Source: an optimization exercise on an open RTL-to-GDS flow (aim: small area and a short achievable clock period). Production flows keep margins and buffers that such runs may drop. At most, simulation tests tie the RTL to the original design; equivalence was not proved. Not every run is shown, and edits may drop behaviour that the tests do not exercise. For run 1, only the layout was checked, not whether the RTL still works.

--- flow/design.v: outline only ---
// module rms_fifo: 42 lines
// module rms: 12624 lines
module rms(input clk, input rst, input pushin, input [1:0] cmdin, input signed [31:0] Xin,
           input pullout, output stopout, output [31:0] Xout);
  // ...
==> flow/flow/run.sh <==
#!/bin/bash
# Layout flow: the standard flow with three changes to synthesis:
#  - Yosys synth runs with -noabc (no generic ABC pass before full-adder
#    extraction), so the adders written in the RTL are extracted as written;
#  - only full adders are extracted (extract_fa -fa), no half adders;
#  - the final ABC technology mapping uses an area-oriented script
#    (flow/abc_area_map.script).
# Placement buffers the ports with buf_2 cells (BUFFER_PORTS_ARGS).
# CTS runs without dummy loads (CTS_ARGS; same clustering as config.mk).
# Synthesis otherwise is synth_recipe.tcl (-nofsm -noshare, flatten, rename);
# floorplan through finish is standard.sh unchanged.
set -euo pipefail
HERE=$(pwd)
SCRIPT=$HERE/flow/abc_area_map.script
{
  echo "# synth_recipe.tcl with synth -noabc and the final abc call using $SCRIPT"
  echo "proc abc {args} {"
  echo "  set i [lsearch -exact \$args -script]"
  echo "  if {\$i >= 0} { lset args [expr {\$i + 1}] $SCRIPT }"
  echo "  yosys abc {*}\$args"
  echo "}"
  echo 'proc synth {args} { yosys synth -nofsm -noshare -noabc {*}$args }'
  echo 'proc extract_fa {args} { yosys extract_fa -fa }'
  tail -n +2 synth_recipe.tcl
} > my_synth.tcl
grep -q '^source .*synth.tcl' my_synth.tcl
sed "s#SYNTH_SCRIPT=[^ ]*#SYNTH_SCRIPT=$HERE/my_synth.tcl#" standard.sh > my_standard.sh
grep -q "SYNTH_SCRIPT=$HERE/my_synth.tcl" my_standard.sh
bash my_standard.sh synth > synth.log 2>&1
export BUFFER_PORTS_ARGS="-buffer_cell sky130_fd_sc_hd__buf_2"
export CTS_ARGS="-sink_clustering_enable -repair_clock_nets -sink_clustering_size 18 -sink_clustering_max_diameter 50 -buf_list {sky130_fd_sc_hd__clkbuf_4 sky130_fd_sc_hd__clkbuf_8} -dont_use_dummy_load"
bash my_standard.sh finish > layout.log 2>&1
test -f out/final.def
==> flow/flow/abc_area_map.script <==
strash
dc2
dch
amap
topo
stime -c
==> flow/standard.sh <==
#!/bin/bash
# synth_recipe.tcl (not shown) runs the flow's synth.tcl, then flattens the netlist and writes it again
# the make line also repeats each setting of config.mk as NAME=value (left out here)
make -C /OpenROAD-flow-scripts/flow DESIGN_CONFIG=/design/flow/config.mk WORK_HOME=/design/flow/orfs CLKGATE_MAP_FILE= SYNTH_SCRIPT=/design/flow/synth_recipe.tcl "${@:-finish}"
==> flow/config.mk <==
export PLATFORM = sky130hd
export DESIGN_NAME = rms
export DESIGN_NICKNAME = rms
export VERILOG_FILES = /design/flow/design.v
export SDC_FILE = /design/flow/constraint.sdc
export NUM_CORES = 4
export LEC_CHECK = 0
export ABC_AREA = 1
export CAP_MARGIN = 30
export CORE_MARGIN = 2
export CORE_UTILIZATION = 70
export CTS_BUF_LIST = sky130_fd_sc_hd__clkbuf_4 sky130_fd_sc_hd__clkbuf_8
export CTS_CLUSTER_DIAMETER = 50
export CTS_CLUSTER_SIZE = 18
export PLACE_DENSITY = 0.8
export SLEW_MARGIN = 20
==> flow/constraint.sdc <==
create_clock -name core_clock -period 220.0 [get_ports {clk}]
set_input_delay 44.0000 -clock core_clock [delete_from_list [all_inputs] [get_ports {clk}]]
set_output_delay 44.0000 -clock core_clock [all_outputs]
set_load 0.01 [all_outputs]
==> run_1/pdn.png <==
Pins as bars on the die edge. Tap cells in gray.
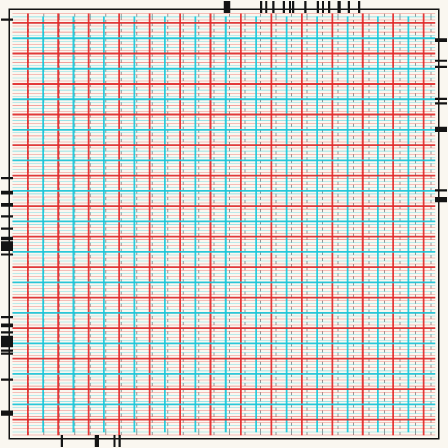
| color | net |
|---|---|
| red | VSS |
| cyan | VDD |
met5 straps: 27
signal pins: 71
rows: 138
die width: 381 µm
Die Span Y: 381 µm

==> run_1/cell_classes.png <==
Fill, decap, tap and diode cells in gray.
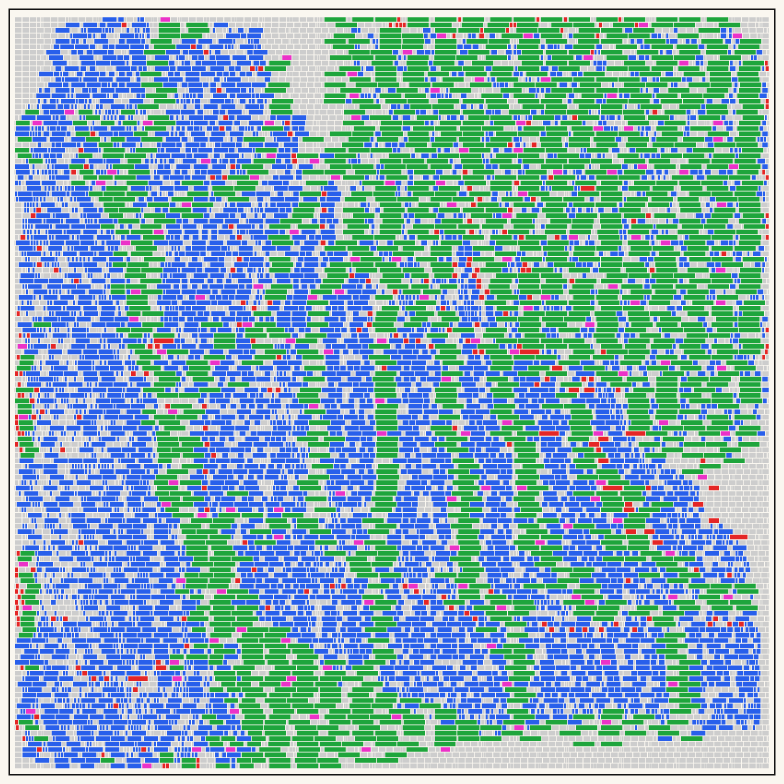
| color | class | cells | share of their area |
|---|---|---|---|
| magenta | cells driving clock nets | 146 | 1.9% |
| red | other buffers and delay cells | 270 | 2.0% |
| blue | all other logic | 5180 | 52% |
| green | flip-flops | 1568 | 44% |
Seq area share: 0.430
post-route cell area: 107000 µm²
Core Util, Final: 0.754
FP Rows: 138

==> run_1/clock_map.png <==
Bar = 100 µm.
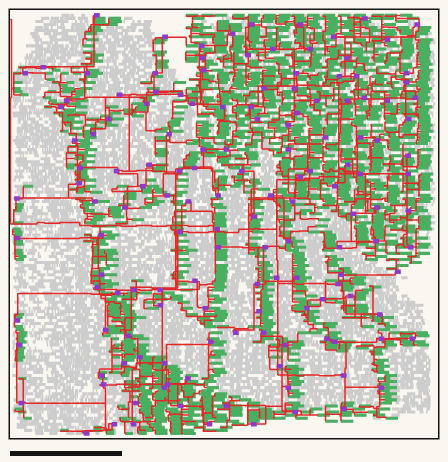
[red] clock wires | length: 16100 µm
[green] flip-flops | count: 1568
[purple] cells driving clock nets | count: 146
flops lie: all over the die
clk_skew: 0.157 ns

==> run_1/metal_stack.png <==
Two of the layers only.
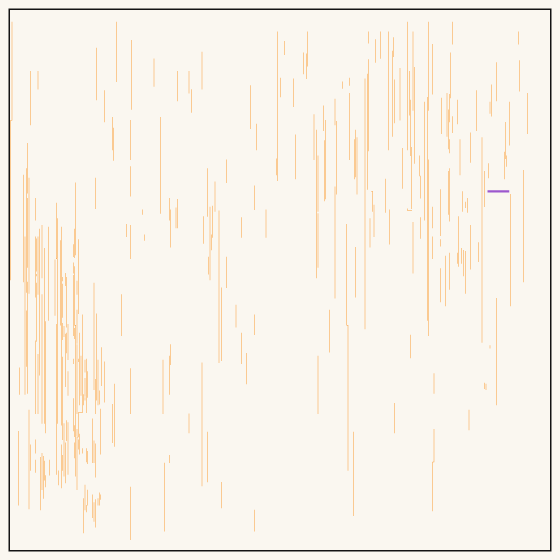
| color | layer | wire length |
|---|---|---|
| orange | met4 | 9900 µm |
| purple | met5 | 13.8 µm |
total wire length: 222000 µm
WL per Instance: 24.5 µm

==> impl_metrics.tcl, run 1 <==
set metrics [dict create \
    fp.coreArea_um2 141000 \
    synth-seq-cells 1568 \
    synth_mux_area_frac 0 \
    multi_input_area_um2 53100 \
    worstSetupPathType "input port to flip-flop" \
    grt_pass1_vias 66700 \
    portBuffers 70 \
    tightest_slew_ns 1.15 \
    routed_via_density 6.81 \
    gp_congestion 0.922 \
    nClkBuffers 146 \
    synth_edf_count 1428 \
    relSlewSlack 0.230 \
    drt-pass1-iter-count 6 \
    cts_sinks 1568 \
    final_cell_mix "fa_1 (1603), edfxtp_1 (1428), o22a_1 (842)" \
    vias 61700 \
    status "no timing/DRC/antenna violations" \
    seq_area_um2 45800 \
    ios 71 \
    finalCritPeriodShare 0.208 \
    largest_register_ffs 736 \
    cp.arrival_ns 46.48 \
    start_kind "input port" \
    cts_hold_buf 0 \
    netlist_area_um2 99700 \
    antenna_found_initial 2 \
    drc 0 \
    yosysSeqAreaShare 0.459 \
    drt-initial-drc-count 6064 \
    yosys.area_share.simple 0.0617 \
    r2r_cells 123 \
    tns_ns 0 \
    fillCellCount 8482 \
    setup_viol 0 \
    cts_tree "done" \
    final_common_cell "fa_1" \
    max_freq_ghz 0.0219 \
    grt_start_max_net_pins 143 \
    area_delta_synth_final_pct 6.90 \
    hold_viol 0 \
    worstPathMaxFanout 33 \
    buf_share 0.0198 \
    syn_area_per_cell_um2 14.8 \
    grt_usage 0.318 \
    cts_root_buf "clkbuf_8" \
    period_needed_ns 45.68 \
    dp_hpwl_um 153000 \
    antennaDiodeCount 5 \
    ant_nets 0 \
    ys.flop_type "edfxtp_1" \
    r2r_slack_ns 175.82 \
    synth_xor_area_frac 0.0000878 \
    buffers 270 \
    nNonClkInverters 331 \
    cp.required_ns 220.80 \
    cts_buffers 146 \
    multi_input_area_share 0.498 \
    multi_input_gates 4849 \
    seq_cell_count 1568 \
    synth_adder_area_share 0.322 \
    ctsResizeCount 0 \
    min_path_cells 0 \
    initial_core_util 0.705 \
    cap_violations 0 \
    rsz0062_at_grt "no" \
    grt_overflow_total 0 \
    clock_path_buffers 3 \
    die_area_um2 146000 \
    final_nets 8807 \
    hold_path_class "flip-flop to flip-flop" \
    synth_top_family_by_area "adder cells" \
    synth_nets 8389 \
    synth_cells 6748 \
    clkTransAtPathRegs_ns 0.10 \
    grt_pass1_wl_um 361000 \
    dominant-cell-class "multi-input gates" \
    drive_gt1_frac 0.0662 \
    htree_levels 4 \
    slew_viol_final 0 \
    post_cts_buffers 0 \
    async_reset_ff_frac 0.0153 \
    synth_compound_area_frac 0.145 \
    ys_warn_count 2 \
    clkCellAreaFrac 0.0188 \
    taps 1890 \
    end_kind "flip-flop" \
    yosysUniqueCellTypes 49 \
    clk_latency_ns 0.98 \
]
run 1: cell usage after synthesis (5+ instances only):
library cell	number	area, µm²
fa_1	1603	32100
edfxtp_1	1428	42900
nor2_1	848	3180
o22a_1	842	7370
clkinv_1	331	1240
nand2_1	246	923
a21oi_1	152	761
o21ai_0	137	686
a221oi_1	119	1040
o22ai_1	117	732
dfxtp_1	116	2320
or2_0	91	569
a22o_1	82	718
and3_1	70	438
a2111oi_0	69	604
nor2b_1	63	394
o221a_1	61	687
o221ai_1	60	526
nor3_1	49	245
nand3_1	44	220
a22oi_1	37	278
a31oi_1	24	150
dfrtp_1	23	576
o31ai_1	18	135
o32ai_1	16	140
nor4_1	13	81.3
o311ai_0	11	96.3
a211oi_1	10	75.1
or3_1	10	62.6
a221o_1	7	70.1
a311o_1	6	60.1
o2111ai_1	6	52.6
o21bai_1	5	37.5
run 1: kinds of logic (layout without fill, tap and decap cells):
kind of cell	after synthesis	in the layout
flip-flops	1568	1568
buffers and inverters	331	747
AO/OA/AOI/OAI	1805	1805
adder cells (fa/ha/maj)	1603	1603
XOR/XNOR	1	1
AND/OR/NAND/NOR	1440	1440
other	0	5
run 1: critical path, stage by stage:
cell,delay [ns]
buf_2,0.10
nor2_1,0.54
inv_2,0.54
o21ai_0,0.36
nor2_1,0.13
nand2_1,0.14
nor2_1,0.10
nand2_1,0.15
clkinv_1,0.10
a221oi_1,0.30
run 1: through the flow:
stage	std cells	worst slack [ns]	hold slack (ns)	cell area [µm²]
global placement	8886	173.65	0.402	104000
global route	9057	173.68	0.373	107000
CTS	9038	174.40	0.360	106000
finish	9059	174.32	0.366	107000
detailed placement	8892	173.42	0.405	104000
floorplan	6748	173.93	0.363	99700
run 1: metal layers:
metal  vias up  GRT usage  routed length [µm]  part of all wire
li1      26300          -                   -                 -
met1     31800      0.421               82400              0.37
met2      2968      0.539              112000              0.50
met3       655     0.0485               17800             0.080
met4         2      0.128                9900             0.045
met5         -          0                  13          0.000059
==> run_1/final_routing.png <==
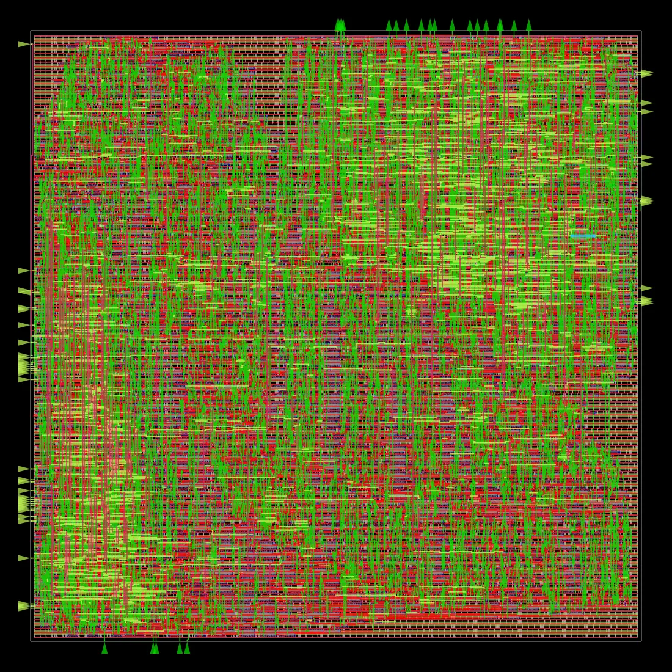

==> run 2: changes to the inputs <==
--- a/flow/design.v
+++ b/flow/design.v
@@ -24,2 +24,5 @@
     end
+  reg [4:0] rp1;
+  reg rl1;
+  wire adv = ld & ~empty;      
   always @(posedge clk or posedge rst)
@@ -28,13 +31,16 @@
       rl <= 1'b0;
-      hv <= 1'b0;
-    end else if (ld) begin
-      hv <= ~empty;
-      if (!empty) begin
-        if (rp == DEPTH - 1) begin
-          rp <= 5'd0;
-          rl <= ~rl;
-        end else
-          rp <= rp + 5'd1;
-      end
+      rp1 <= 5'd1;
+      rl1 <= 1'b0;
+    end else if (adv) begin
+      rp <= rp1;
+      rl <= rl1;
+      if (rp1 == DEPTH - 1) begin
+        rp1 <= 5'd0;
+        rl1 <= ~rl1;
+      end else
+        rp1 <= rp1 + 5'd1;
     end
+  always @(posedge clk or posedge rst)
+    if (rst) hv <= 1'b0;
+    else if (ld) hv <= ~empty;
   always @(posedge clk)
==> run_2/final_routing.png <==
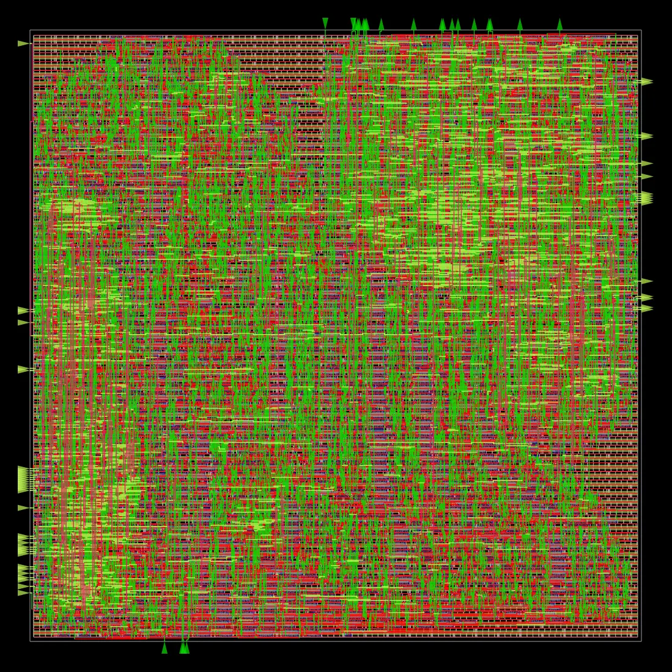
top layer in use: met4
WL met2: 111000 µm
GRT Util Overall: 0.316
total wire length: 221000 µm

==> run_2/pdn.png <==
Pins as bars on the die edge. Tap cells in gray.
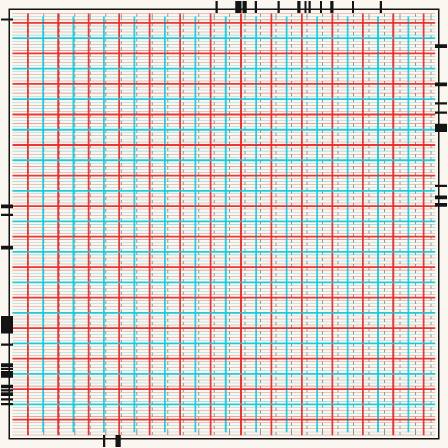
| color | net |
|---|---|
| cyan | VDD |
| red | VSS |
met4 straps: 27
signal pins: 71
core area: 141000 µm²
Die Span Y: 381 µm
die width: 381 µm

==> impl_metrics.tcl, run 2 <==
set metrics [dict create \
    status "no timing/DRC/antenna violations" \
    start_kind "flip-flop" \
    postLayoutCoreUtil 0.754 \
    ios 71 \
    syn_area_per_cell_um2 14.9 \
    final_nets 8753 \
    r2r_slack_ns 176.05 \
    tightest_slew_ns 1.10 \
    cts_sinks 1574 \
    wl_per_cell_um 24.6 \
    critical-path-top-delay-family "flip-flops" \
    synth.top_cell.area_share 0.430 \
    fin_area_um2 107000 \
    vias 62000 \
    hold_path_class "flip-flop to flip-flop" \
    cap_violations 0 \
    drive_gt1_frac 0.0661 \
    post_cts_buffers 0 \
    rsz0062_at_grt "no" \
    path_depth 1 \
    grt_overflow_total 0 \
    period_needed_ns 45.52 \
    cts_tree "done" \
    die_area_um2 145000 \
    slew_viol_final 0 \
    clock_path_buffers 3 \
    htree_levels 4 \
    drt-pass1-iter-count 6 \
    ys.flop_type "edfxtp_1" \
    clkTransAtPathRegs_ns 0.10 \
    synthTopCellsByCount "fa_1 (1603), edfxtp_1 (1428), nor2_1 (855)" \
    grt_start_max_net_pins 185 \
    tns_ns 0 \
    final_common_cell "fa_1" \
    ctsResizeCount 0 \
    cts_buffers 143 \
    dpl_cell_area_um2 104000 \
    async_reset_ff_frac 0.0191 \
    dp_hpwl_um 155000 \
    end_kind "primary output" \
    synth_nets 8339 \
    netlist_top_cells_area "edfxtp_1 (43%), fa_1 (32%), o22a_1 (7.4%)" \
    gp_congestion 0.971 \
    largest_register_ffs 736 \
    finalCritPeriodShare 0.207 \
    synth_area_leader_cell "edfxtp_1" \
    yosysUniqueCellTypes 44 \
    synth_cells 6698 \
    portBuffers 70 \
    finalNonFillerCells 9001 \
    dp.cells 8837 \
    grt_pass1_wl_um 359000 \
    initial_core_util 0.705 \
    rows 138 \
    setup_viol 0 \
    routed_via_density 6.88 \
    relSlewSlack 0.268 \
    cp.arrival_ns 1.52 \
    slowest_delay_ns 0.41 \
    yosysSeqAreaShare 0.461 \
    drt-initial-drc-count 6159 \
    crit_chain "buf_2" \
    cp.required_ns 176.00 \
    cts_hold_buf 0 \
    final_cell_mix "fa_1 (1603), edfxtp_1 (1428), o22a_1 (842)" \
    area_delta_synth_final_pct 6.88 \
    multi_input_area_um2 52900 \
    max_freq_ghz 0.0220 \
    cp_slowest_cell "edfxtp_1" \
    drc 0 \
    netlist_area_um2 99700 \
    path_buf_inv 1 \
    min_path_cells 0 \
    worstPathMaxFanout 1 \
    r2r_cells 123 \
    synth-seq-cells 1574 \
    synth_edf_count 1428 \
    grt_pass1_vias 66800 \
    worstSetupPathType "flip-flop to primary output" \
    hold_viol 0 \
    synth_most_common_cell "fa_1" \
    antenna_found_initial 2 \
    cts_root_buf "clkbuf_8" \
    fillCellCount 8517 \
    ys_warn_count 2 \
    ant_nets 0 \
    seq_area_um2 46000 \
]
==> run_2/clock_map.png <==
Bar = 100 µm.
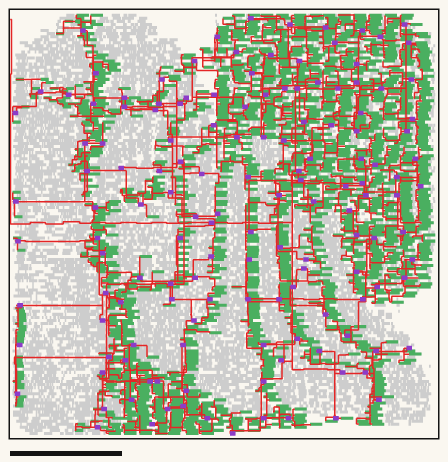
[purple] cells driving clock nets | count: 143
[red] clock wires | length: 15800 µm
[green] flip-flops | count: 1574
routed clock nets: 144
Clock Latency Late Sink: 0.94 ns
clk_skew: 0.151 ns

-- run 2: metrics by stage --
| stage | hold slack, ns | setup WS, ns |
|---|---|---|
| finish | 0.359 | 174.48 |
| global route | 0.379 | 173.84 |
| CTS | 0.362 | 174.39 |
| detailed placement | 0.405 | 174.41 |
| global placement | 0.401 | 174.49 |
| floorplan | 0.363 | 174.17 |
-- run 2: layer usage --
| layer | up-vias | part of all wire | global-route usage |
|---|---|---|---|
| met3 | 650 | 0.076 | 0.0480 |
| met4 | 0 | 0.050 | 0.143 |
| met2 | 2908 | 0.50 | 0.530 |
| li1 | 26300 | - | - |
| met1 | 32100 | 0.37 | 0.415 |
| met5 | - | 0 | 0 |
-- run 2: final cells by class --
| type | instances | share of cell area |
|---|---|---|
| Antenna cell | 1 | 0.0000235 |
| Clock buffer | 143 | 0.0185 |
| Inverter | 337 | 0.0120 |
| Multi-Input combinational cell | 4787 | 0.496 |
| Sequential cell | 1574 | 0.431 |
| Tap cell | 1890 | 0.0222 |
| Timing Repair Buffer | 269 | 0.0202 |
-- run 2: kinds of logic after synthesis --
logic type,count (synthesis),share of synthesized area
simple gates,1255,0.0531
flops,1574,0.461
compound gates,1928,0.151
fa+ha+maj,1603,0.322
buf+inv,337,0.0127
xor+xnor,1,0.0000878
==> run 3: changes to the inputs <==
--- a/flow/flow/run.sh
+++ b/flow/flow/run.sh
@@ -8,2 +8,4 @@
 # Placement buffers the ports with buf_2 cells (BUFFER_PORTS_ARGS).
+# Timing-driven global placement keeps none of its trial buffering
+# (GPL_KEEP_OVERFLOW=0); repair_design afterwards buffers what is needed.
 # CTS runs without dummy loads (CTS_ARGS; same clustering as config.mk).
@@ -30,2 +32,3 @@
 export BUFFER_PORTS_ARGS="-buffer_cell sky130_fd_sc_hd__buf_2"
+export GPL_KEEP_OVERFLOW=0
 export CTS_ARGS="-sink_clustering_enable -repair_clock_nets -sink_clustering_size 18 -sink_clustering_max_diameter 50 -buf_list {sky130_fd_sc_hd__clkbuf_4 sky130_fd_sc_hd__clkbuf_8} -dont_use_dummy_load"
==> run_3/clock_map.png <==
Bar = 100 µm.
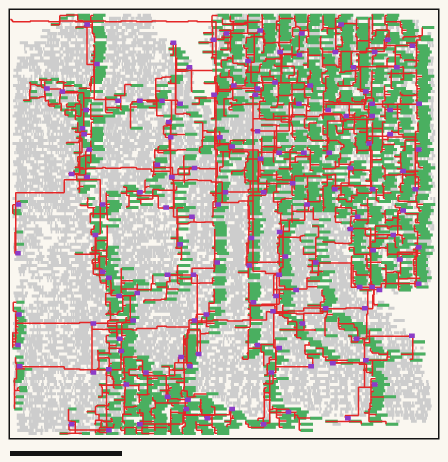
[green] flip-flops | count: 1574
[purple] cells driving clock nets | count: 144
[red] clock wires | length: 15800 µm
routed clock nets: 145
Clock Latency Late Sink: 0.92 ns
clk_skew: 0.149 ns

==> run_3/final_routing.png <==
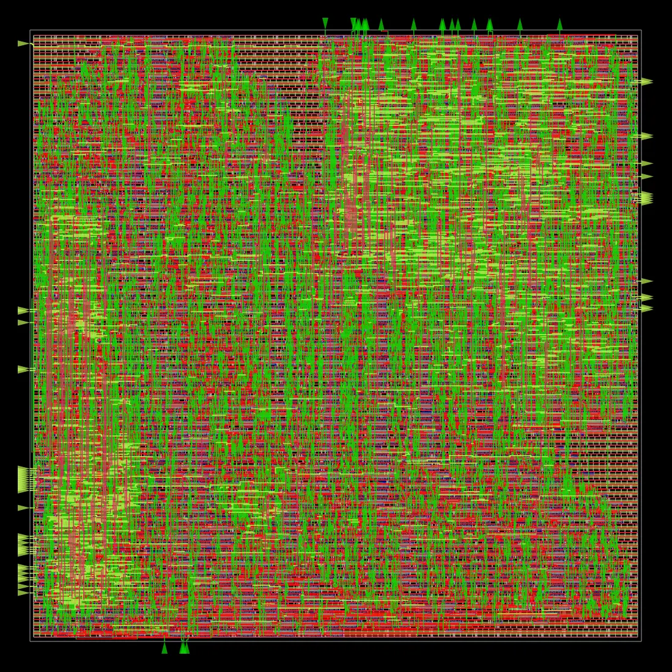
met3 wire length: 17100 µm
WL per Instance: 24.9 µm

==> impl_metrics.tcl, run 3 <==
set metrics [dict create \
    routed_via_density 6.91 \
    setup_viol 0 \
    crit_top_cell "fa_1" \
    tightest_slew_ns 1.12 \
    synth-seq-cells 1574 \
    routed_wl_um 224000 \
    worstPathMaxFanout 19 \
    synth_cells 6698 \
    yosysUniqueCellTypes 44 \
    grt_pass1_vias 66600 \
    r2r_slack_ns 172.55 \
    initial_core_util 0.705 \
    cts_hold_buf 0 \
    tns_ns 0 \
    synth_edf_count 1428 \
    synthTopCellsByCount "fa_1 (1603), edfxtp_1 (1428), nor2_1 (855)" \
    netlist_area_um2 99700 \
    relSlewSlack 0.249 \
    area_delta_synth_final_pct 8.41 \
    cp.arrival_ns 48.01 \
    htree_levels 4 \
    path_buf_inv 10 \
    grt_start_max_net_pins 102 \
    clkTransAtPathRegs_ns 0.10 \
    path_depth 114 \
    cts_root_buf "clkbuf_8" \
    drive_gt1_frac 0.0697 \
    cp_slowest_cell "a221oi_2" \
    whs_ns 0.349 \
    ios 71 \
    final_nets 8745 \
    largest_register_ffs 736 \
    worst_slack_ns 172.55 \
    gp_congestion 0.957 \
    netlist_top_cells_area "edfxtp_1 (43%), fa_1 (32%), o22a_1 (7.4%)" \
    finalCritPeriodShare 0.216 \
    drt-initial-drc-count 6547 \
    ys.flop_type "edfxtp_1" \
    synth_area_leader_cell "edfxtp_1" \
    cap_violations 0 \
    slew_viol_final 0 \
    syn_area_per_cell_um2 14.9 \
    grt_overflow_total 0 \
    hold_path_class "flip-flop to flip-flop" \
    final_common_cell "fa_1" \
    synth_most_common_cell "fa_1" \
    critical-path-top-delay-family "adder cells" \
    pre_cts_ws_ns 172.00 \
    start_kind "flip-flop" \
    post_cts_buffers 0 \
    yosysSeqAreaShare 0.461 \
    rsz0062_at_grt "no" \
    ys_warn_count 2 \
    synth_nets 8339 \
    end_kind "flip-flop" \
    portBuffers 70 \
    die_w_um 381 \
    dpl_cell_area_um2 106000 \
    min_path_cells 0 \
    cts_sinks 1574 \
    grt_usage 0.319 \
    worstSetupPathType "flip-flop to flip-flop" \
    antenna_found_initial 1 \
    dp_hpwl_um 162000 \
    cts_tree "done" \
    fillCellCount 8224 \
    max_freq_ghz 0.0211 \
    final_cell_mix "fa_1 (1603), edfxtp_1 (1428), o22a_1 (842)" \
    period_needed_ns 47.45 \
    ctsResizeCount 0 \
    ant_nets 0 \
    synth.top_cell.area_share 0.430 \
    die_h_um 381 \
    slowest_delay_ns 0.74 \
    status "no timing/DRC/antenna violations" \
    grt_pass1_wl_um 364000 \
    clock_path_buffers 3 \
    rows 138 \
    multi_input_area_um2 53100 \
    cts_buffers 144 \
    hold_viol 0 \
    async_reset_ff_frac 0.0191 \
    drc 0 \
    die_area_um2 145000 \
    vias 62100 \
    cp.required_ns 220.56 \
    seq_area_um2 46000 \
    fp.coreArea_um2 141000 \
    r2r_cells 114 \
    drt-pass1-iter-count 6 \
]
==> run_3/cell_classes.png <==
Fill, decap, tap and diode cells in gray.
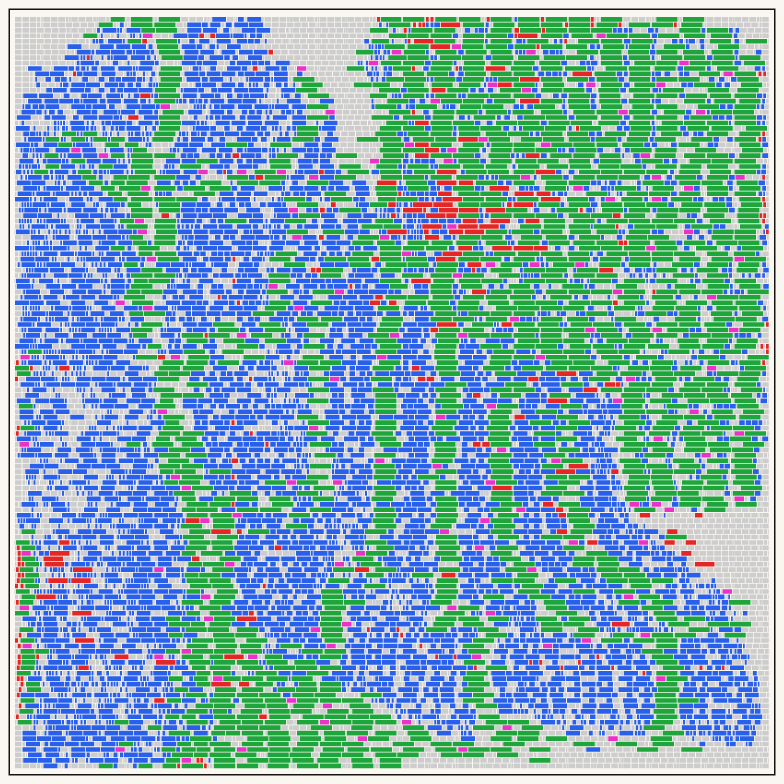
| color | class | cells | share of their area |
|---|---|---|---|
| green | flip-flops | 1574 | 43% |
| blue | all other logic | 5124 | 51% |
| red | other buffers and delay cells | 260 | 3.2% |
| magenta | cells driving clock nets | 144 | 1.9% |
Seq area share: 0.425
post-route cell area: 108000 µm²

==> run 3: final cells by class <==
cell class                      instances  share of cell area
Multi-Input combinational cell       4787               0.491
Inverter                              337              0.0120
Tap cell                             1890              0.0219
Antenna cell                            2           0.0000463
Sequential cell                      1574               0.425
Clock buffer                          144              0.0183
Timing Repair Buffer                  260              0.0312
==> run 3: worst reg2reg max path, delay by kind of cell (launching register included) <==
family	cells	cell delay, ns
fa+ha+maj	77	33.90
compound gates	17	6.92
buf+inv	10	4.02
simple gates	10	1.67
flops	1	0.63
==> run 3: cells by family (layout without fill, tap and decap cells) <==
group | Yosys count | in the layout | synth area share
buffers and inverters | 337 | 741 | 0.0127
other | 0 | 2 | 0
DFF | 1574 | 1574 | 0.461
and+or+nand+nor | 1255 | 1255 | 0.0531
xor gates and xnor gates | 1 | 1 | 0.0000878
AOI/OAI and AO/OA | 1928 | 1928 | 0.151
adders and majority gates | 1603 | 1603 | 0.322
==> run 3: stage by stage <==
stage                      util  cells
after global routing      0.764   8993
after floorplan               -   6698
after CTS                 0.761   8963
after detailed placement  0.747   8819
final                     0.765   8994
after global placement    0.724   8658
==> run 3: layer usage <==
| metal | up-vias | GRT usage | wire length (µm) |
|---|---|---|---|
| met5 | - | 0 | 0 |
| met3 | 716 | 0.0474 | 17100 |
| met1 | 32000 | 0.426 | 83300 |
| li1 | 26300 | - | - |
| met4 | 0 | 0.126 | 10100 |
| met2 | 3067 | 0.538 | 113000 |
--- run 4: outline of the changes from run 3 ---
flow/design.v: 12674 -> 12674 lines; modules unchanged: 1
  rms: edited, 12624 -> 12624 lines
--- a/flow/flow/run.sh
+++ b/flow/flow/run.sh
@@ -7,6 +7,4 @@
 #    (flow/abc_area_map.script).
 # Placement buffers the ports with buf_2 cells (BUFFER_PORTS_ARGS).
-# Timing-driven global placement keeps none of its trial buffering
-# (GPL_KEEP_OVERFLOW=0); repair_design afterwards buffers what is needed.
 # CTS runs without dummy loads (CTS_ARGS; same clustering as config.mk).
 # Synthesis otherwise is synth_recipe.tcl (-nofsm -noshare, flatten, rename);
@@ -31,5 +29,4 @@
 bash my_standard.sh synth > synth.log 2>&1
 export BUFFER_PORTS_ARGS="-buffer_cell sky130_fd_sc_hd__buf_2"
-export GPL_KEEP_OVERFLOW=0
 export CTS_ARGS="-sink_clustering_enable -repair_clock_nets -sink_clustering_size 18 -sink_clustering_max_diameter 50 -buf_list {sky130_fd_sc_hd__clkbuf_4 sky130_fd_sc_hd__clkbuf_8} -dont_use_dummy_load"
 bash my_standard.sh finish > layout.log 2>&1
==> run_4/pdn.png <==
Pins as bars on the die edge. Tap cells in gray.
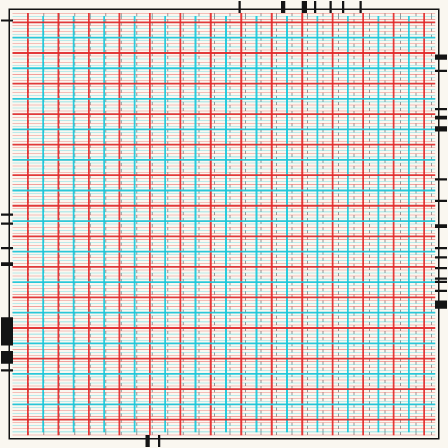
| color | net |
|---|---|
| red | VSS |
| cyan | VDD |
tap cells: 1890
met4 straps: 27
core area: 141000 µm²
die width: 381 µm
Die Span Y: 381 µm

==> run_4/clock_map.png <==
Bar = 100 µm.
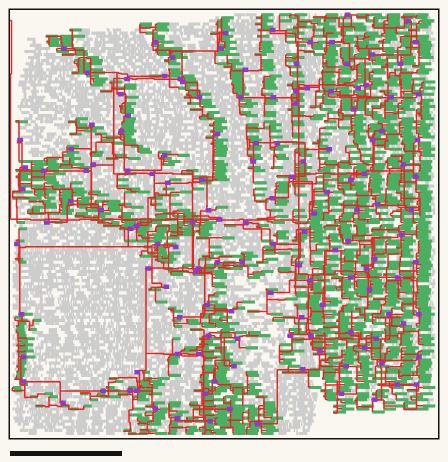
[red] clock wires | length: 16000 µm
[green] flip-flops | count: 1574
[purple] cells driving clock nets | count: 143
flops lie: all over the die
routed clock nets: 144
Clock Latency Late Sink: 0.94 ns
clk_skew: 0.149 ns

==> impl_metrics.tcl, run 4 <==
set metrics [dict create \
    status "no timing/DRC/antenna violations" \
    cap_violations 0 \
    grt_usage 0.333 \
    whs_ns 0.361 \
    initial_core_util 0.704 \
    area_delta_synth_final_pct 6.71 \
    yosys.area_share.simple 0.0532 \
    cts_hold_buf 0 \
    syn_area_per_cell_um2 15.1 \
    antenna_found_initial 3 \
    netlist_area_um2 99500 \
    period_needed_ns 45.48 \
    slowest_delay_ns 0.38 \
    synth_edf_count 1428 \
    slew_viol_final 0 \
    path_depth 1 \
    synth_xor_area_frac 0.0000880 \
    synth_area_leader_cell "edfxtp_1" \
    cts_buffers 143 \
    synth_cells 6582 \
    final_nets 8624 \
    dp.cells 8714 \
    synth-seq-cells 1574 \
    min_path_cells 0 \
    cp_slowest_cell "edfxtp_1" \
    post_cts_buffers 0 \
    drt-initial-drc-count 6917 \
    r2r_cells 121 \
    synth_top_family_by_area "adder cells" \
    gp_congestion 0.955 \
    grt_start_max_net_pins 179 \
    routed_via_density 7.01 \
    tightest_slew_ns 1.21 \
    ant_nets 0 \
    hold_viol 0 \
    async_reset_ff_frac 0.0191 \
    yosysUniqueCellTypes 43 \
    final_common_cell "fa_1" \
    die_area_um2 145000 \
    grt_overflow_total 0 \
    postLayoutCoreUtil 0.752 \
    cts_root_buf "clkbuf_8" \
    start_kind "flip-flop" \
    seq_area_um2 46000 \
    cts_sinks 1574 \
    synth_nets 8224 \
    crit_chain "buf_2" \
    fillCellCount 8605 \
    yosysSeqAreaShare 0.462 \
    dp_hpwl_um 162000 \
    ys_warn_count 2 \
    cts_tree "done" \
    synth.top_cell.area_share 0.431 \
    final_cell_mix "fa_1 (1604), edfxtp_1 (1428), o22a_1 (841)" \
    rows 138 \
    setup_viol 0 \
    synthTopCellsByCount "fa_1 (1604), edfxtp_1 (1428), nor2_1 (864)" \
    grt_pass1_vias 66800 \
    grt_pass1_wl_um 373000 \
    synth_mux_area_frac 0 \
    ctsResizeCount 0 \
    ys.flop_type "edfxtp_1" \
    worstSetupPathType "flip-flop to primary output" \
    synth_most_common_cell "fa_1" \
    vias 62200 \
    routed_wl_um 232000 \
    finalCritPeriodShare 0.207 \
    portBuffers 70 \
    rsz0062_at_grt "no" \
    clkTransAtPathRegs_ns 0.10 \
    drt-pass1-iter-count 9 \
    drive_gt1_frac 0.0653 \
    max_freq_ghz 0.0220 \
    synth_adder_area_share 0.323 \
]
==> run_4/final_congestion.png <==
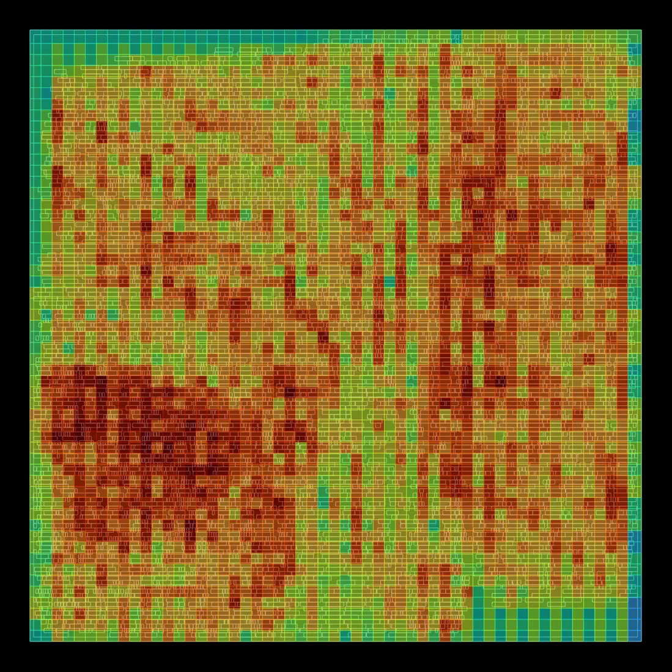
grt met2 use: 0.559
met3 Use GR: 0.0593
gr busiest metal: met2
M1 GR Usage: 0.427
WL per Instance: 26.2 µm

## run 4: logic make-up (layout without fill, tap and decap cells)
logic type / after synthesis / after routing
compound gates: 1898 / 1898
xor+xnor: 1 / 1
fa+ha+maj: 1604 / 1604
buf+inv: 262 / 660
flops: 1574 / 1574
other cells: 0 / 2
simple gates: 1243 / 1243
## run 4: layer usage
layer | GRT usage | vias up | part of all wire
met2 | 0.559 | 3147 | 0.51
met3 | 0.0593 | 856 | 0.083
met5 | 0 | - | 0.00012
met4 | 0.155 | 4 | 0.054
met1 | 0.427 | 32200 | 0.36
li1 | - | 26000 | -
## run 4: area by class of cell
type,count,share of cell area
Antenna cell,2,0.0000471
Clock buffer,143,0.0185
Inverter,262,0.00942
Multi-Input combinational cell,4746,0.499
Sequential cell,1574,0.433
Tap cell,1890,0.0223
Timing Repair Buffer,255,0.0182
## run 4: metrics by stage
step / cell area, µm² / setup WS [ns]
CTS: 106000 / 174.44
finish: 106000 / 174.52
detailed placement: 104000 / 174.55
global route: 106000 / 173.73
global placement: 104000 / 174.58
floorplan: 99500 / 174.11
==> run 5: changes to the inputs <==
--- a/flow/flow/run.sh
+++ b/flow/flow/run.sh
@@ -30,3 +30,3 @@
 export BUFFER_PORTS_ARGS="-buffer_cell sky130_fd_sc_hd__buf_2"
-export CTS_ARGS="-sink_clustering_enable -repair_clock_nets -sink_clustering_size 18 -sink_clustering_max_diameter 50 -buf_list {sky130_fd_sc_hd__clkbuf_4 sky130_fd_sc_hd__clkbuf_8} -dont_use_dummy_load"
+export CTS_ARGS="-sink_clustering_enable -repair_clock_nets -sink_clustering_size 18 -sink_clustering_max_diameter 50 -buf_list {sky130_fd_sc_hd__clkbuf_4 sky130_fd_sc_hd__clkbuf_8} -dont_use_dummy_load -root_buf sky130_fd_sc_hd__clkbuf_16"
 bash my_standard.sh finish > layout.log 2>&1
==> run_5/clock_map.png <==
Bar = 100 µm.
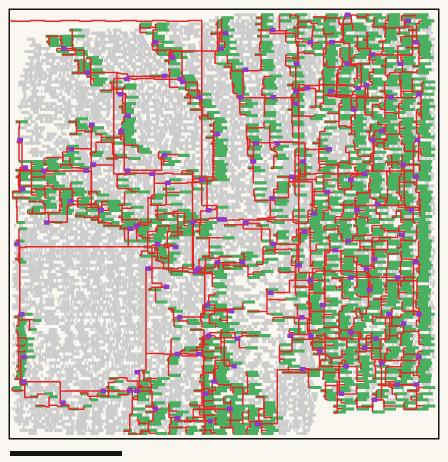
[purple] cells driving clock nets | count: 143
[green] flip-flops | count: 1574
[red] clock wires | length: 16000 µm
flops lie: all over the die
routed clock nets: 144
clk_skew: 0.162 ns

==> run_5/final_congestion.png <==
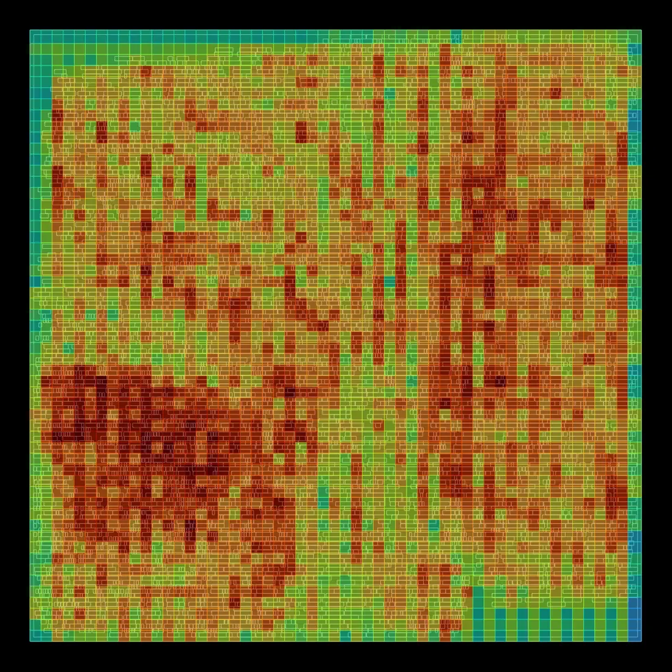
Core Util, Final: 0.752
GRT Util Overall: 0.333

==> run_5/cell_classes.png <==
Fill, decap, tap and diode cells in gray.
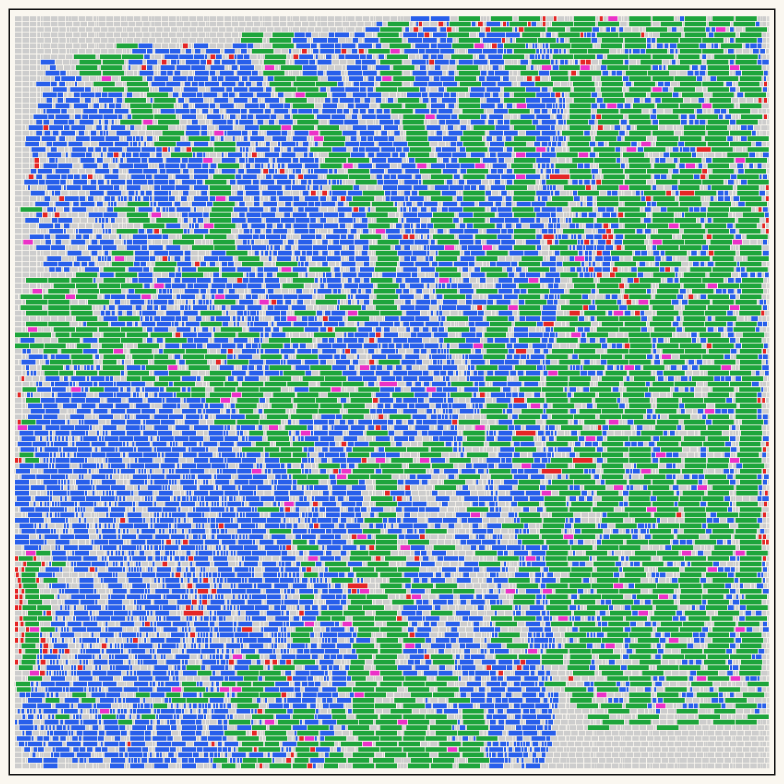
| color | class | cells | share of their area |
|---|---|---|---|
| red | other buffers and delay cells | 255 | 1.9% |
| green | flip-flops | 1574 | 44% |
| magenta | cells driving clock nets | 143 | 1.9% |
| blue | all other logic | 5008 | 52% |
post-route cell area: 106000 µm²
Seq area share: 0.433

==> impl_metrics.tcl, run 5 <==
set metrics [dict create \
    end_kind "primary output" \
    die_w_um 381 \
    area_delta_synth_final_pct 6.72 \
    tightest_slew_ns 1.20 \
    cap_violations 0 \
    drt-initial-drc-count 6942 \
    crit_chain "buf_2" \
    synth_most_common_cell "fa_1" \
    fp.coreArea_um2 141000 \
    synthTopCellsByCount "fa_1 (1604), edfxtp_1 (1428), nor2_1 (864)" \
    worstPathMaxFanout 1 \
    ctsResizeCount 0 \
    min_path_cells 0 \
    largest_register_ffs 736 \
    cts_root_buf "clkbuf_16" \
    clkTransAtPathRegs_ns 0.10 \
    synth-seq-cells 1574 \
    synth_area_leader_cell "edfxtp_1" \
    netlist_top_cells_area "edfxtp_1 (43%), fa_1 (32%), o22a_1 (7.4%)" \
    pre_cts_ws_ns 174.55 \
    hold_path_class "flip-flop to flip-flop" \
    hold_viol 0 \
    r2r_slack_ns 175.61 \
    synth_cells 6582 \
    ios 71 \
    cts_sinks 1574 \
    rows 138 \
    path_buf_inv 1 \
    worstSetupPathType "flip-flop to primary output" \
    worst_slack_ns 174.65 \
    clk_latency_ns 0.81 \
    dp_hpwl_um 162000 \
    wl_per_cell_um 26.2 \
    drive_gt1_frac 0.0653 \
    synth_edf_count 1428 \
    final_nets 8624 \
    syn_area_per_cell_um2 15.1 \
    initial_core_util 0.704 \
    clock_path_buffers 3 \
    final_cell_mix "fa_1 (1604), edfxtp_1 (1428), o22a_1 (841)" \
    drc 0 \
    grt_pass1_vias 66800 \
    netlist_area_um2 99500 \
    rsz0062_at_grt "no" \
    slew_viol_final 0 \
    die_area_um2 145000 \
    die_h_um 381 \
    synth.top_cell.area_share 0.431 \
    grt_overflow_total 0 \
    ys_warn_count 2 \
    finalCritPeriodShare 0.206 \
    yosysSeqAreaShare 0.462 \
    setup_viol 0 \
    htree_levels 4 \
    period_needed_ns 45.35 \
    ys.flop_type "edfxtp_1" \
    yosysUniqueCellTypes 43 \
    synth_nets 8224 \
    start_kind "flip-flop" \
    async_reset_ff_frac 0.0191 \
    grt_start_max_net_pins 179 \
    cts_tree "done" \
    slowest_delay_ns 0.38 \
    routed_wl_um 232000 \
    critical-path-top-delay-family "flip-flops" \
    relSlewSlack 0.201 \
    cp.arrival_ns 1.35 \
    antenna_found_initial 2 \
    ant_nets 0 \
    grt_pass1_wl_um 373000 \
    cp_slowest_cell "edfxtp_1" \
    tns_ns 0 \
    vias 62200 \
    drt-pass1-iter-count 8 \
    post_cts_buffers 0 \
    r2r_cells 121 \
    portBuffers 70 \
    routed_via_density 7.02 \
    cts_hold_buf 0 \
    path_depth 1 \
    antennaDiodeCount 0 \
    status "no timing/DRC/antenna violations" \
    max_freq_ghz 0.0221 \
    final_common_cell "fa_1" \
    cp.required_ns 176.00 \
    cts_buffers 143 \
    gp_congestion 0.955 \
]
[run 5: cell types whose count changed in the layout (fill, tap and decap cells not counted)]
cell       previous run  this run
clkbuf_16             0         1
clkbuf_8            143       142
diode_2               2         0
[run 5: cells by family after synthesis]
family | share of synthesized area
AO/OA/AOI/OAI | 0.152
flip-flops | 0.462
adder cells (fa/ha/maj) | 0.323
buffers and inverters | 0.00989
AND/OR/NAND/NOR | 0.0532
XOR/XNOR | 0.0000881
[run 5: cell type report]
class / count / area, µm²
fillers: 8603 / 35100
clock buffers: 143 / 1980
well taps: 1890 / 2360
repair buffers: 255 / 1930
multi-input cells: 4746 / 52900
inverters: 262 / 1000
flip-flops and latches: 1574 / 46000
[run 5: through the flow]
| stage | hold WS [ns] | instance area [µm²] | cells | utilization |
|---|---|---|---|---|
| after floorplan | 0.367 | 99500 | 6582 | - |
| after global placement | 0.400 | 104000 | 8708 | 0.735 |
| after detailed placement | 0.405 | 104000 | 8714 | 0.736 |
| after CTS | 0.359 | 106000 | 8857 | 0.750 |
| after global routing | 0.365 | 106000 | 8870 | 0.752 |
| final | 0.359 | 106000 | 8870 | 0.752 |
[run 5: per-layer routing]
metal / global-route usage / routed length [µm] / vias up
met1: 0.427 / 82900 / 32200
met4: 0.155 / 12500 / 4
li1: - / - / 26000
met5: 0 / 27 / -
met2: 0.560 / 117000 / 3232
met3: 0.0593 / 19500 / 851
==> run 6: changes to the inputs <==
--- a/flow/flow/run.sh
+++ b/flow/flow/run.sh
@@ -8,3 +8,4 @@
 # Placement buffers the ports with buf_2 cells (BUFFER_PORTS_ARGS).
-# CTS runs without dummy loads (CTS_ARGS; same clustering as config.mk).
+# CTS runs without dummy loads and with a clkbuf_16 root buffer (CTS_ARGS;
+# same clustering as config.mk).
 # Synthesis otherwise is synth_recipe.tcl (-nofsm -noshare, flatten, rename);
==> run_6/final_routing.png <==
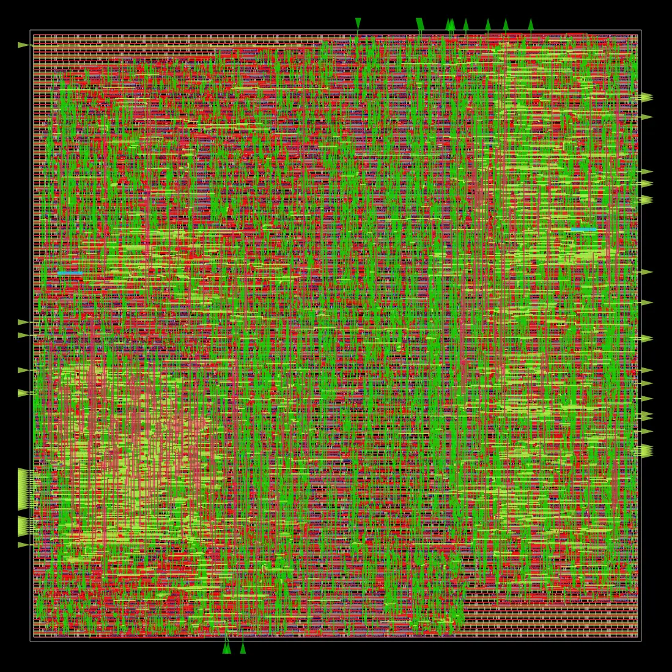
WL met2: 117000 µm
WL per Instance: 26.2 µm
met3 wire length: 19500 µm
via count: 62200
M1 WL: 82900 µm

==> impl_metrics.tcl, run 6 <==
set metrics [dict create \
    post_cts_buffers 0 \
    yosysUniqueCellTypes 43 \
    r2r_slack_ns 175.61 \
    synth_nets 8224 \
    synth-seq-cells 1574 \
    tightest_slew_ns 1.20 \
    synth_area_leader_cell "edfxtp_1" \
    drc 0 \
    ctsResizeCount 0 \
    ios 71 \
    tns_ns 0 \
    largest_register_ffs 736 \
    cts_root_buf "clkbuf_16" \
    status "no timing/DRC/antenna violations" \
    critical-path-top-delay-family "flip-flops" \
    finClkSkew_ns 0.162 \
    ys_warn_count 2 \
    synth_most_common_cell "fa_1" \
    cts_tree "done" \
    period_needed_ns 45.35 \
    drt-pass1-iter-count 8 \
    die_w_um 381 \
    fp.coreArea_um2 141000 \
    clock_path_buffers 3 \
    ys.flop_type "edfxtp_1" \
    final_cell_mix "fa_1 (1604), edfxtp_1 (1428), o22a_1 (841)" \
    path_buf_inv 1 \
    cp.arrival_ns 1.35 \
    htree_levels 4 \
    crit_chain "buf_2" \
    grt_overflow_total 0 \
    cts_buffers 143 \
    worstSetupPathType "flip-flop to primary output" \
    fillCellCount 8603 \
    die_area_um2 145000 \
    path_depth 1 \
    grt_pass1_wl_um 373000 \
    cp_slowest_cell "edfxtp_1" \
    finalCritPeriodShare 0.206 \
    worstPathMaxFanout 1 \
    min_path_cells 0 \
    synth.top_cell.area_share 0.431 \
    antennaDiodeCount 0 \
    hold_viol 0 \
    fin_area_um2 106000 \
    final_common_cell "fa_1" \
    drt-initial-drc-count 6942 \
    async_reset_ff_frac 0.0191 \
    slew_viol_final 0 \
    cts_hold_buf 0 \
    antenna_found_initial 2 \
    slowest_delay_ns 0.38 \
    netlist_area_um2 99500 \
    clk_latency_ns 0.81 \
    gp_congestion 0.955 \
    yosysSeqAreaShare 0.462 \
    r2r_cells 121 \
    synth_edf_count 1428 \
    seq_area_um2 46000 \
    cp.required_ns 176.00 \
    area_delta_synth_final_pct 6.72 \
    start_kind "flip-flop" \
    grt_usage 0.333 \
    dp_hpwl_um 162000 \
    end_kind "primary output" \
    final_nets 8624 \
    grt_start_max_net_pins 179 \
    relSlewSlack 0.201 \
    drive_gt1_frac 0.0653 \
    synthTopCellsByCount "fa_1 (1604), edfxtp_1 (1428), nor2_1 (864)" \
    routed_via_density 7.02 \
    max_freq_ghz 0.0221 \
    dpl_cell_area_um2 104000 \
    rows 138 \
    die_h_um 381 \
    clkTransAtPathRegs_ns 0.10 \
    ant_nets 0 \
    initial_core_util 0.704 \
    rsz0062_at_grt "no" \
    cts_sinks 1574 \
    multi_input_area_um2 52900 \
    netlist_top_cells_area "edfxtp_1 (43%), fa_1 (32%), o22a_1 (7.4%)" \
    cap_violations 0 \
    grt_pass1_vias 66800 \
    portBuffers 70 \
    whs_ns 0.359 \
    syn_area_per_cell_um2 15.1 \
    setup_viol 0 \
    hold_path_class "flip-flop to flip-flop" \
    synth_cells 6582 \
]
==> run_6/metal_stack.png <==
Two of the layers only.
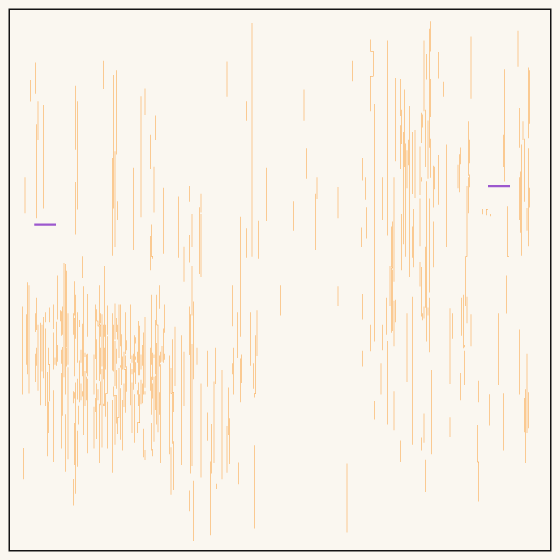
| color | layer | wire length |
|---|---|---|
| purple | met5 | 27.6 µm |
| orange | met4 | 12500 µm |
total wire length: 232000 µm

[run 6: cell counts after synthesis]
Identical to the previous run, type by type.
[run 6: final cells by class]
| class | count | share of cell area |
|---|---|---|
| Multi-Input combinational cell | 4746 | 0.498 |
| Sequential cell | 1574 | 0.433 |
| Tap cell | 1890 | 0.0223 |
| Clock buffer | 143 | 0.0186 |
| Timing Repair Buffer | 255 | 0.0182 |
| Inverter | 262 | 0.00942 |
[run 6: logic make-up (layout without fill, tap and decap cells)]
kind of cell / after synthesis / after routing / share of synthesized area
compound gates: 1898 / 1898 / 0.152
fa+ha+maj: 1604 / 1604 / 0.323
flops: 1574 / 1574 / 0.462
simple gates: 1243 / 1243 / 0.0532
buf+inv: 262 / 660 / 0.00989
xor+xnor: 1 / 1 / 0.0000881
[run 6: per-stage QoR]
stage | utilization | setup slack [ns] | instances
CTS | 0.750 | 174.61 | 8857
finish | 0.752 | 174.65 | 8870
global placement | 0.735 | 174.58 | 8708
floorplan | - | 174.11 | 6582
detailed placement | 0.736 | 174.55 | 8714
global route | 0.752 | 173.73 | 8870
[run 6: layer usage]
metal / vias up / track usage / share of wire
li1: 26000 / - / -
met1: 32200 / 0.427 / 0.36
met2: 3232 / 0.560 / 0.51
met3: 851 / 0.0593 / 0.084
met4: 4 / 0.155 / 0.054
met5: - / 0 / 0.00012

-- separate check: timing with driven ports --
How much do the figures lean on ideal ports? The routed layouts below were timed once more, with nothing changed but the port constraints. Step 1, drivers: a clkbuf_16 drives clk and a buf_2 each remaining input, both assumed. Step 2 times the ports against the registers' clock, not the clock port: input delays grow and output delays shrink by t, the midpoint of the rising clock arrivals with the driver on. a / b / c = ideal ports / drivers / drivers and shift; a / b = the first two.
run	t (ns)	setup slack, ns	worst setup path after step 2	clock arrival spread, ns	pins driven straight from the clock port
run 1	0.973	174.321 / 174.375 / 173.402	input to register	0.162 / 0.162	1
run 2	0.949	174.483 / 174.409 / 174.344	input to register	0.167 / 0.167	1
run 3	0.930	172.550 / 172.550 / 172.550	register to register	0.156 / 0.156	1
run 4	0.949	174.520 / 174.448 / 174.511	input to register	0.163 / 0.163	1
run 5	0.815	174.654 / 174.575 / 174.514	input to register	0.174 / 0.174	1
run 6	0.815	174.654 / 174.575 / 174.514	input to register	0.174 / 0.174	1
After both steps setup and hold are still met in every run listed. For run 1, which loses most, drivers alone change the setup slack by +0.054 ns; drivers and shift together by -0.919 ns.
